Source: an optimization exercise on an open RTL-to-GDS flow (aim: small area and a short achievable clock period). Production flows keep margins and buffers that such runs may drop. Only simulation tests tie the RTL to the original design; equivalence was not proved. With no activity given, the tool overestimates toggling in this design, so its power and IR-drop figures are unreliable.

==> run.sh <==
#!/bin/bash
# synth_recipe.tcl (not shown) runs the flow's synth.tcl, then flattens the netlist and writes it again
# the make line also repeats each setting of config.mk as NAME=value (left out here)
make -C /OpenROAD-flow-scripts/flow DESIGN_CONFIG=/design/flow/config.mk WORK_HOME=/design/flow/orfs CLKGATE_MAP_FILE= SYNTH_SCRIPT=/design/flow/synth_recipe.tcl finish
==> config.mk <==
export PLATFORM = sky130hd
export DESIGN_NAME = vfpu
export DESIGN_NICKNAME = vfpu
export VERILOG_FILES = /design/flow/design.v
export SDC_FILE = /design/flow/constraint.sdc
export NUM_CORES = 4
export LEC_CHECK = 0
export CAP_MARGIN = 20
export CORE_MARGIN = 2
export CORE_UTILIZATION = 30
export PLACE_DENSITY = 0.45
export SLEW_MARGIN = 20
==> constraint.sdc <==
create_clock -name core_clock -period 22.0 [get_ports {clk}]
set_input_delay 4.4000 -clock core_clock [delete_from_list [all_inputs] [get_ports {clk}]]
set_output_delay 4.4000 -clock core_clock [all_outputs]
set_load 0.01 [all_outputs]
==> design.v <==
module fp_mac (
    input  logic [31:0] a,
    input  logic [31:0] b,
    input  logic [31:0] c,
    output logic [31:0] z
);
    localparam W = 77;
    logic        sa, sb, sc, sp;
    logic  [7:0] ea, eb, ec;
    logic        a_zero, b_zero, c_zero, a_inf, b_inf, c_inf;
    logic        prod_zero, prod_inf;
    logic [23:0] ma, mb, mc;
    logic [47:0] prod;
    assign sa = a[31];
    assign sb = b[31];
    assign sc = c[31];
    assign ea = a[30:23];
    assign eb = b[30:23];
    assign ec = c[30:23];
    assign sp = sa ^ sb;
    assign a_zero = (ea == 8'd0);
    assign b_zero = (eb == 8'd0);
    assign c_zero = (ec == 8'd0);
    assign a_inf  = (ea == 8'hff);
    assign b_inf  = (eb == 8'hff);
    assign c_inf  = (ec == 8'hff);
    assign prod_zero = a_zero | b_zero;
    assign prod_inf  = a_inf | b_inf;
    assign ma = {1'b1, a[22:0]};
    assign mb = {1'b1, b[22:0]};
    assign mc = c_zero ? 24'd0 : {1'b1, c[22:0]};
    assign prod = ma * mb;
    logic signed [10:0] c_pos;
    logic      [W-1:0] pw, cw;
    logic signed [11:0] base;
    logic        [47:0] c_wide;
    logic               c_sticky;
    logic               p_sticky;
    logic         [7:0] rsh;
    assign c_pos = $signed({3'b0, ec}) - $signed({3'b0, ea}) - $signed({3'b0, eb}) + 11'sd152;
    always_comb begin
        c_sticky = 1'b0;
        p_sticky = 1'b0;
        c_wide   = '0;
        rsh      = '0;
        base     = $signed({4'b0, ea}) + $signed({4'b0, eb}) - 12'sd175;
        if (c_pos > 11'sd52) begin
            cw       = {1'b0, mc, 52'd0};
            p_sticky = 1'b1;
            base     = $signed({4'b0, ec}) - 12'sd75;
        end
        else if (c_pos >= 11'sd0) begin
            cw = {53'd0, mc} << c_pos[5:0];
        end
        else begin
            rsh      = (c_pos < -11'sd30) ? 8'd30 : 8'(-c_pos);
            c_wide   = {mc, 24'd0} >> rsh;
            cw       = {53'd0, c_wide[47:24]};
            c_sticky = |c_wide[23:0];
            cw[0]    = cw[0] | c_sticky;
        end
        pw = p_sticky ? {{(W-1){1'b0}}, 1'b1} : {27'd0, prod, 2'd0};
    end
    logic         eff_sub;
    logic [W:0]   diff;
    logic [W-1:0] mag;
    logic         s_res;
    assign eff_sub = sp ^ sc;
    assign diff    = {1'b0, pw} - {1'b0, cw};
    always_comb begin
        if (!eff_sub) begin
            mag   = pw + cw;
            s_res = sp;
        end
        else if (diff[W]) begin
            mag   = cw - pw;
            s_res = sc;
        end
        else begin
            mag   = diff[W-1:0];
            s_res = sp;
        end
    end
    logic   [6:0] lead;
    logic [W-1:0] norm;
    always_comb begin
        lead = '0;
        for (int i = 0; i < W; i++) begin
            if (mag[i]) lead = 7'(i);
        end
    end
    assign norm = mag << (7'd76 - lead);
    logic [23:0] mant;
    logic        guard, sticky, inc;
    logic [24:0] mant_r;
    logic signed [11:0] exp_b, exp_r;
    assign mant   = norm[76:53];
    assign guard  = norm[52];
    assign sticky = |norm[51:0];
    assign inc    = guard & (sticky | mant[0]);
    assign mant_r = {1'b0, mant} + 25'(inc);
    assign exp_b = base + $signed({5'b0, lead});
    assign exp_r = mant_r[24] ? exp_b + 12'sd1 : exp_b;
    logic [31:0] z_gen;
    always_comb begin
        if (mag == '0)
            z_gen = 32'h0;
        else if (exp_r >= 12'sd255)
            z_gen = {s_res, 8'hff, 23'd0};
        else if (exp_r <= 12'sd0)
            z_gen = 32'h0;
        else
            z_gen = {s_res, exp_r[7:0], mant_r[24] ? mant_r[23:1] : mant_r[22:0]};
    end
    always_comb begin
        if ((prod_inf && prod_zero) || (prod_inf && c_inf && (sp != sc)))
            z = 32'h7fc00000;
        else if (prod_inf)
            z = {sp, 8'hff, 23'd0};
        else if (c_inf)
            z = {sc, 8'hff, 23'd0};
        else if (prod_zero)
            z = c_zero ? {sp & sc, 31'd0} : c;
        else
            z = z_gen;
    end
endmodule
module DW_fp_mac_DG_inst_pipe #(
    parameter SIG_WIDTH       = 23,
    parameter EXP_WIDTH       = 8,
    parameter IEEE_COMPLIANCE = 0,
	parameter NUM_STAGES      = 4
) (
    input  logic                         inst_clk,
    input  logic [SIG_WIDTH+EXP_WIDTH:0] inst_a,
    input  logic [SIG_WIDTH+EXP_WIDTH:0] inst_b,
    input  logic [SIG_WIDTH+EXP_WIDTH:0] inst_c,
    input  logic                         inst_DG_ctrl,
    output logic [SIG_WIDTH+EXP_WIDTH:0] z_inst
);
    logic [SIG_WIDTH+EXP_WIDTH:0] inst_a_reg;
    logic [SIG_WIDTH+EXP_WIDTH:0] inst_b_reg;
    logic [SIG_WIDTH+EXP_WIDTH:0] inst_c_reg;
    logic [SIG_WIDTH+EXP_WIDTH:0] z_inst_pipe1, z_inst_pipe2, z_inst_pipe3, z_inst_pipe4;
    logic [SIG_WIDTH+EXP_WIDTH:0] z_inst_internal;
    fp_mac fp_mac_inst (
        .a              ( inst_a_reg           ),
        .b              ( inst_b_reg           ),
        .c              ( inst_c_reg           ),
        .z              ( z_inst_internal      )
    );
    always @(posedge inst_clk) begin
        inst_a_reg       <= inst_a;
        inst_b_reg       <= inst_b;
        inst_c_reg       <= inst_c;
        z_inst_pipe1 <= z_inst_internal;
        z_inst_pipe2 <= z_inst_pipe1;
        z_inst_pipe3 <= z_inst_pipe2;
        z_inst_pipe4 <= z_inst_pipe3;
    end
    assign z_inst = (NUM_STAGES == 5) ? z_inst_pipe4 :
                    (NUM_STAGES == 4) ? z_inst_pipe3 :
                    (NUM_STAGES == 3) ? z_inst_pipe2 : z_inst_pipe1;
endmodule
module vfpu #(
    parameter SIG_WIDTH       = 23,
    parameter EXP_WIDTH       = 8,
    parameter IEEE_COMPLIANCE = 0,
    parameter VECTOR_LANES    = 2,
    parameter NUM_STAGES      = 3,
    parameter DATA_WIDTH      = SIG_WIDTH + EXP_WIDTH + 1
) (
    input  logic                                 clk,
    input  logic                                 en,
    input  logic [VECTOR_LANES*DATA_WIDTH-1:0]   vec_a,
    input  logic [VECTOR_LANES*DATA_WIDTH-1:0]   vec_b,
    input  logic [VECTOR_LANES*DATA_WIDTH-1:0]   vec_c,
    input  logic              [4:0]              opcode,
    input  logic              [2:0]              funct,
    output logic [VECTOR_LANES*DATA_WIDTH-1:0]   vec_out
);
    for (genvar i = 0; i < VECTOR_LANES; i = i + 1) begin
        logic [DATA_WIDTH-1:0] inst_a;
        logic [DATA_WIDTH-1:0] inst_b;
        logic [DATA_WIDTH-1:0] inst_c;
        logic [DATA_WIDTH-1:0] b_neg;
        logic [DATA_WIDTH-1:0] c_neg;
        logic [DATA_WIDTH-1:0] va, vb, vc;
        logic [DATA_WIDTH-1:0] one;
        logic  [EXP_WIDTH-1:0] one_exp;
        logic  [SIG_WIDTH-1:0] one_sig;
        assign va = vec_a[i*DATA_WIDTH +: DATA_WIDTH];
        assign vb = vec_b[i*DATA_WIDTH +: DATA_WIDTH];
        assign vc = vec_c[i*DATA_WIDTH +: DATA_WIDTH];
        assign one_exp = ((1 << (EXP_WIDTH-1)) - 1);
        assign one_sig = 0;
        assign one = {1'b0, one_exp, one_sig};  
        assign b_neg = {~vb[DATA_WIDTH-1], vb[DATA_WIDTH-2:0]};
        assign c_neg = {~vc[DATA_WIDTH-1], vc[DATA_WIDTH-2:0]};
        assign inst_a = (funct == 3'b101) ? vec_a[0 +: DATA_WIDTH] : va;
        always_comb begin
            case (opcode)
                5'b00000:
                begin
                    inst_b = one;
                    inst_c = vb;
                end
                5'b00001:
                begin
                    inst_b = one;
                    inst_c = b_neg;
                end
                5'b00010:
                begin
                    inst_b = vb;
                    inst_c = 32'b0;
                end
                5'b00101:
                begin
                    inst_b = vb;
                    inst_c = c_neg;
                end
                5'b00110:
                begin
                    inst_b = b_neg;
                    inst_c = c_neg;
                end
                5'b00111:
                begin
                    inst_b = b_neg;
                    inst_c = vc;
                end
                default:
                begin
                    inst_b = vb;
                    inst_c = vc;
                end
            endcase
        end
        DW_fp_mac_DG_inst_pipe #(
            .SIG_WIDTH      ( SIG_WIDTH       ),
            .EXP_WIDTH      ( EXP_WIDTH       ),
            .IEEE_COMPLIANCE( IEEE_COMPLIANCE ),
            .NUM_STAGES     ( NUM_STAGES      )
        ) U1 (
            .inst_clk       ( clk             ),
            .inst_a         ( inst_a          ),
            .inst_b         ( inst_b          ),
            .inst_c         ( inst_c          ),
            .inst_DG_ctrl   ( en              ),
            .z_inst         ( vec_out[i*DATA_WIDTH +: DATA_WIDTH] )
        );
    end
endmodule
==> metrics.md <==
| Metric | Value |
|---|---|
| Number of global-route vias before repair | 103000 |
| Number of buffers created by CTS | 47 |
| Number of clock buffers in the layout | 53 |
| Area after detailed placement | 0.113 mm2 |
| Effective utilization at floorplan | 30.1% |
| Warnings, synthesis | 3 |
| Initial detailed-routing violation count | 12200 |
| Final critical path time including I/O delays and setup | 20.80 ns |
| Peak fanout along the critical path | 32 |
| Class of the tightest hold or removal check | reg -> reg |
| WL met3 | 41700 um |
| Top cell types by occurrence after synthesis | inv_1 (1623), nand2_1 (1511), nor2_1 (1006) |
| Setup skew after layout | 0.0484 ns |
| Fraction of synthesized cell area taken by the top area cell type | 19.4% |
| Final core utilization | 34.4% |
| Final count of negative-setup-slack endpoints | 0 |
| Met2 wirelength from detailed routing | 219000 um |
| Average cell area after synthesis | 7.53 um2 |
| Final TNS setup | 0 ns |
| Layout clock area frac | 1.53% |
| Top Layer Used | met5 |
| Flop and latch count out of synthesis | 320 |
| # Max-Cap Violations | 0 |
| H-tree depth | 2 |
| Buffers & Inverters on Critical Path | 19 |
| Gate Count Post-Synth | 13400 |
| Clock sink count | 320 |
| Syn Nets | 15300 |
| Global route overflow | 0 |
| Biggest area consumer among cell classes | multi-input gates |
| Rows | 212 |
| Metal-1 WL | 228000 um |
| Arrival time at the worst endpoint | 21.38 ns |
| Post-synthesis instance area | 0.101 mm2 |
| # placed instances | 18100 |
| Top cells by area, synth | fa_1 (19%), ha_1 (9.3%), dfxtp_1 (6.4%) |
| Tapcells inserted | 4387 |
| Clock root buffer | clkbuf_16 |
| Kind of cell with the highest combined delay on the critical path | compound AO/OA/AOI/OAI gates |
| Wire length of the first global-routing pass | 746000 um |
| Status | finished clean |
| Total die area | 0.340 mm2 |
| Final cell area excluding filler cells | 0.115 mm2 |
| Max incr delay on CP | 0.56 ns |
| HPWL Detailed | 426000 um |
| Area growth, synth to finish | 14.2% |
| Non-clock inverter instance count of the final layout | 1636 |
| Share of the cycle needed by the critical path after routing | 94.5% |
| Number of vias per cell | 5.79 |
| Tot GR Track Use | 29.7% |
| Number of synthesized flops with an enable pin | 0 |
| Remaining DRCs | 0 |
| Relative max-transition margin | 16.9% |
| CTS clock-pin slew for the worst setup and hold paths | 0.06 ns |
-- placed cells by master (no fill, tap or decap), drive strengths merged, types with 65 or more instances in the layout --
cell / Yosys / final
xnor2: 240 / 240
ha: 744 / 744
and2: 566 / 566
nand2: 1513 / 1513
o21ai: 573 / 573
mux4: 112 / 112
xor2: 91 / 91
inv: 1629 / 1636
o221ai: 65 / 65
nand2b: 91 / 91
buf: 224 / 894
nor2: 1015 / 1015
or3: 115 / 115
dfxtp: 320 / 320
o211ai: 141 / 141
o21a: 75 / 75
nor4: 110 / 110
and3: 87 / 87
mux2i: 290 / 290
nor2b: 107 / 107
clkdlybuf4s50: 0 / 264
or2: 78 / 78
a221oi: 67 / 67
fa: 974 / 974
o31ai: 90 / 90
a21o: 205 / 205
diode: 0 / 77
nor3: 323 / 323
nand3: 313 / 313
mux2: 184 / 184
o22ai: 117 / 117
a22o: 83 / 83
a211oi: 174 / 174
o21bai: 120 / 120
nand4: 147 / 147
a31oi: 119 / 119
a21oi: 766 / 767
-- cells by family after synthesis --
| group | count (synthesis) | share of synthesized area (%) |
|---|---|---|
| muxes | 586 | 7.47 |
| DFF | 320 | 6.37 |
| and+or+nand+nor | 4615 | 22.1 |
| AOI/OAI and AO/OA | 3329 | 22.9 |
| buffers and inverters | 2463 | 9.53 |
| adders and majority gates | 1718 | 28.6 |
| xor gates and xnor gates | 331 | 2.91 |
-- repair_timing --
item	in CTS	in global routing
setup endpoints to repair	32	64
gates cloned	0	1
gates resized for setup	2	98
setup buffers	1	5
pin swaps	1	8
-- path summary, 6_finish.rpt --
| path | startpoint | to | slack, ns | depth (start not counted) |
|---|---|---|---|---|
| max | genblk1[1].U1.inst_a_reg[7] | genblk1[1].U1.z_inst_pipe1[24] | 1.20 | 93 |
| min | genblk1[0].U1.z_inst_pipe1[9] | genblk1[0].U1.z_inst_pipe2[9] | 0.32 | 0 |
| max reg2reg | genblk1[1].U1.inst_a_reg[7] | genblk1[1].U1.z_inst_pipe1[24] | 1.20 | 93 |
| min reg2reg | genblk1[0].U1.z_inst_pipe1[9] | genblk1[0].U1.z_inst_pipe2[9] | 0.32 | 0 |
### Port wiring

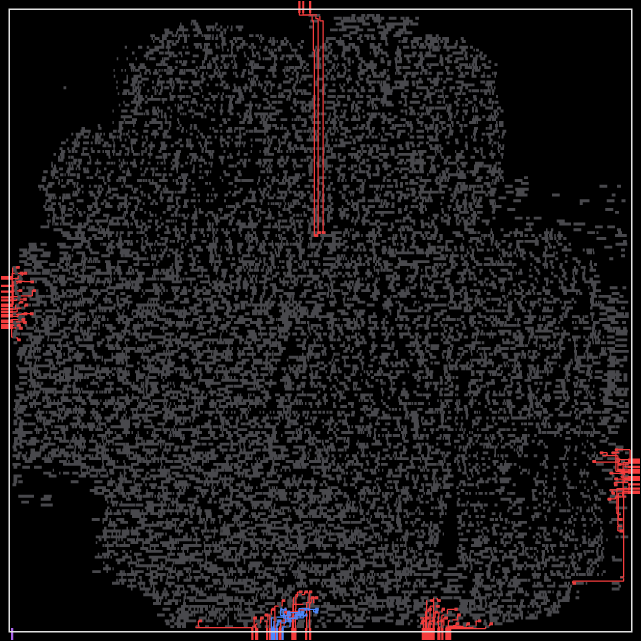
- red: vec_c (direction input; edge 30 bottom, 17 left, 14 right, 3 top; end cells 72; buffers 64; wire 2310 um)
- blue: opcode (direction input; edge bottom; end cells 23; buffers 5; wire 197 um)
- purple: en (direction input; edge bottom; end cells 0; buffers 0)
Ports: 266
number of input and output port buffers inserted: 264

### The metal 2 layer

Cells faint in the background.
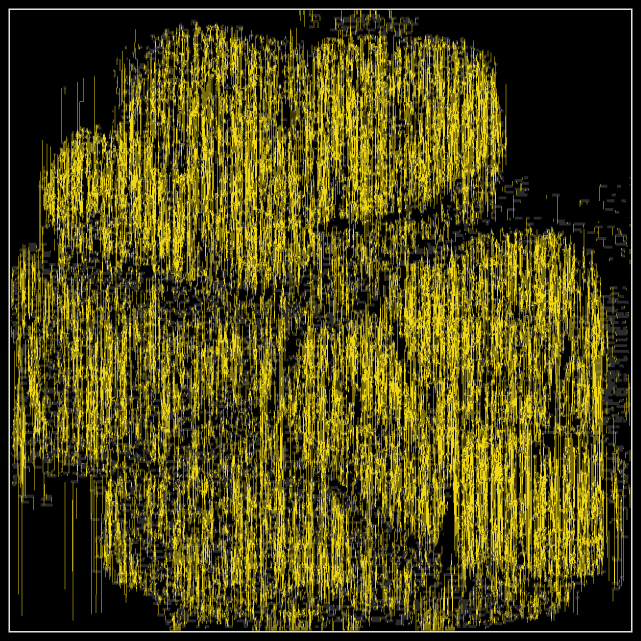
- share of all routed wire: 42%
- wire length on this layer: 219 mm
- nets with wire on the layer: 13044
- main direction: vertical
- longest straight run: 159 um
final wirelength: 518000 um
total number of vias: 106000
GR met2 Demand/Resource: 44.7%

### Cell classes on the final placement

Fill, decap, tap and diode cells in gray.
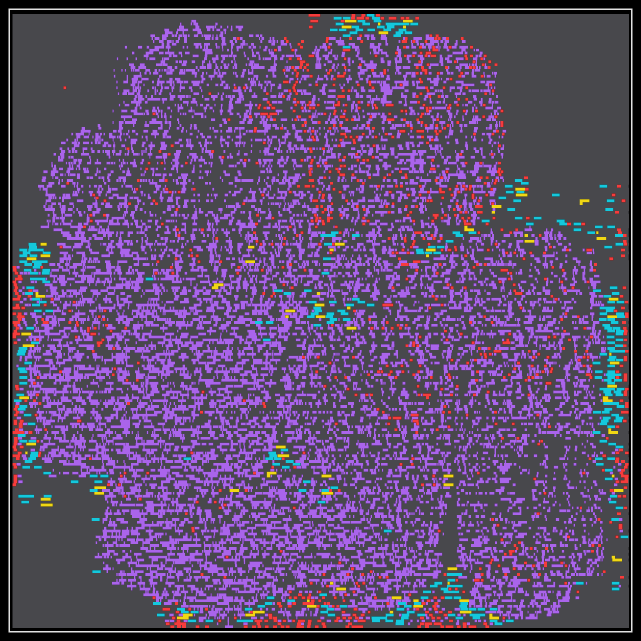
- yellow: clock drivers and dummy loads (cells 87; share of their area 1.6%)
- red: remaining buffers and delay cells (cells 1158; share of their area 8.8%)
- cyan: registers (cells 320; share of their area 5.9%)
- purple: remaining logic cells (cells 12216; share of their area 84%)
core box area: 0.334 mm2
share of the final layout cell area in sequential cells: 5.59%

### Static IR drop

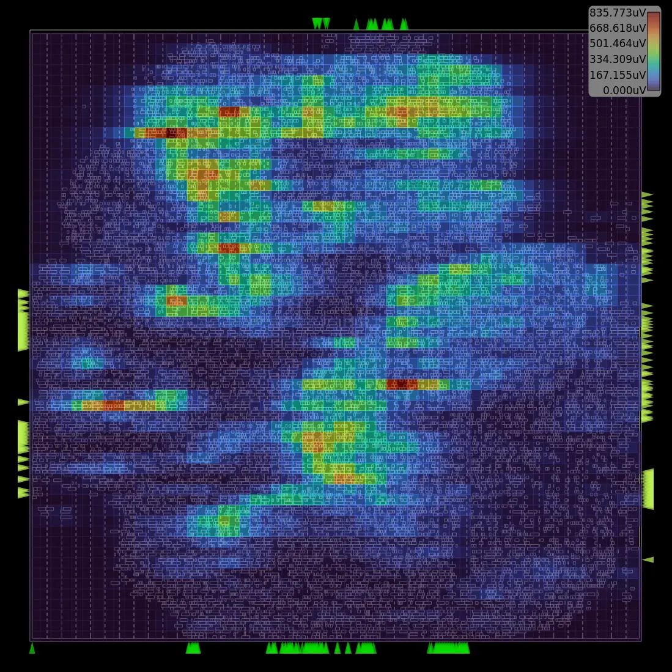

-- separate check: timing with driven ports --
Ports are ideal in the flow. The routed layout listed here was re-timed in OpenROAD. Step 1 assumes that a clkbuf_16 drives the clock port and a buf_2 every other input. Step 2 adds t to the input delays and takes it off the output delays; t is the mean of the earliest and latest rising clock arrival at the registers after step 1. Input paths then give back, and output paths get back, about the clock's delay inside the block. a / b / c = ideal ports / drivers / drivers and shift; a / b = the first two.
t, ns: 0.815
setup slack, ns: 1.204 / 1.204 / 1.204
worst hold slack (ns): 0.324 / 0.324 / 0.324
After both steps setup and hold are still met in this run. The setup slack of this run moves by 0.000 ns with the drivers and by 0.000 ns with both steps.
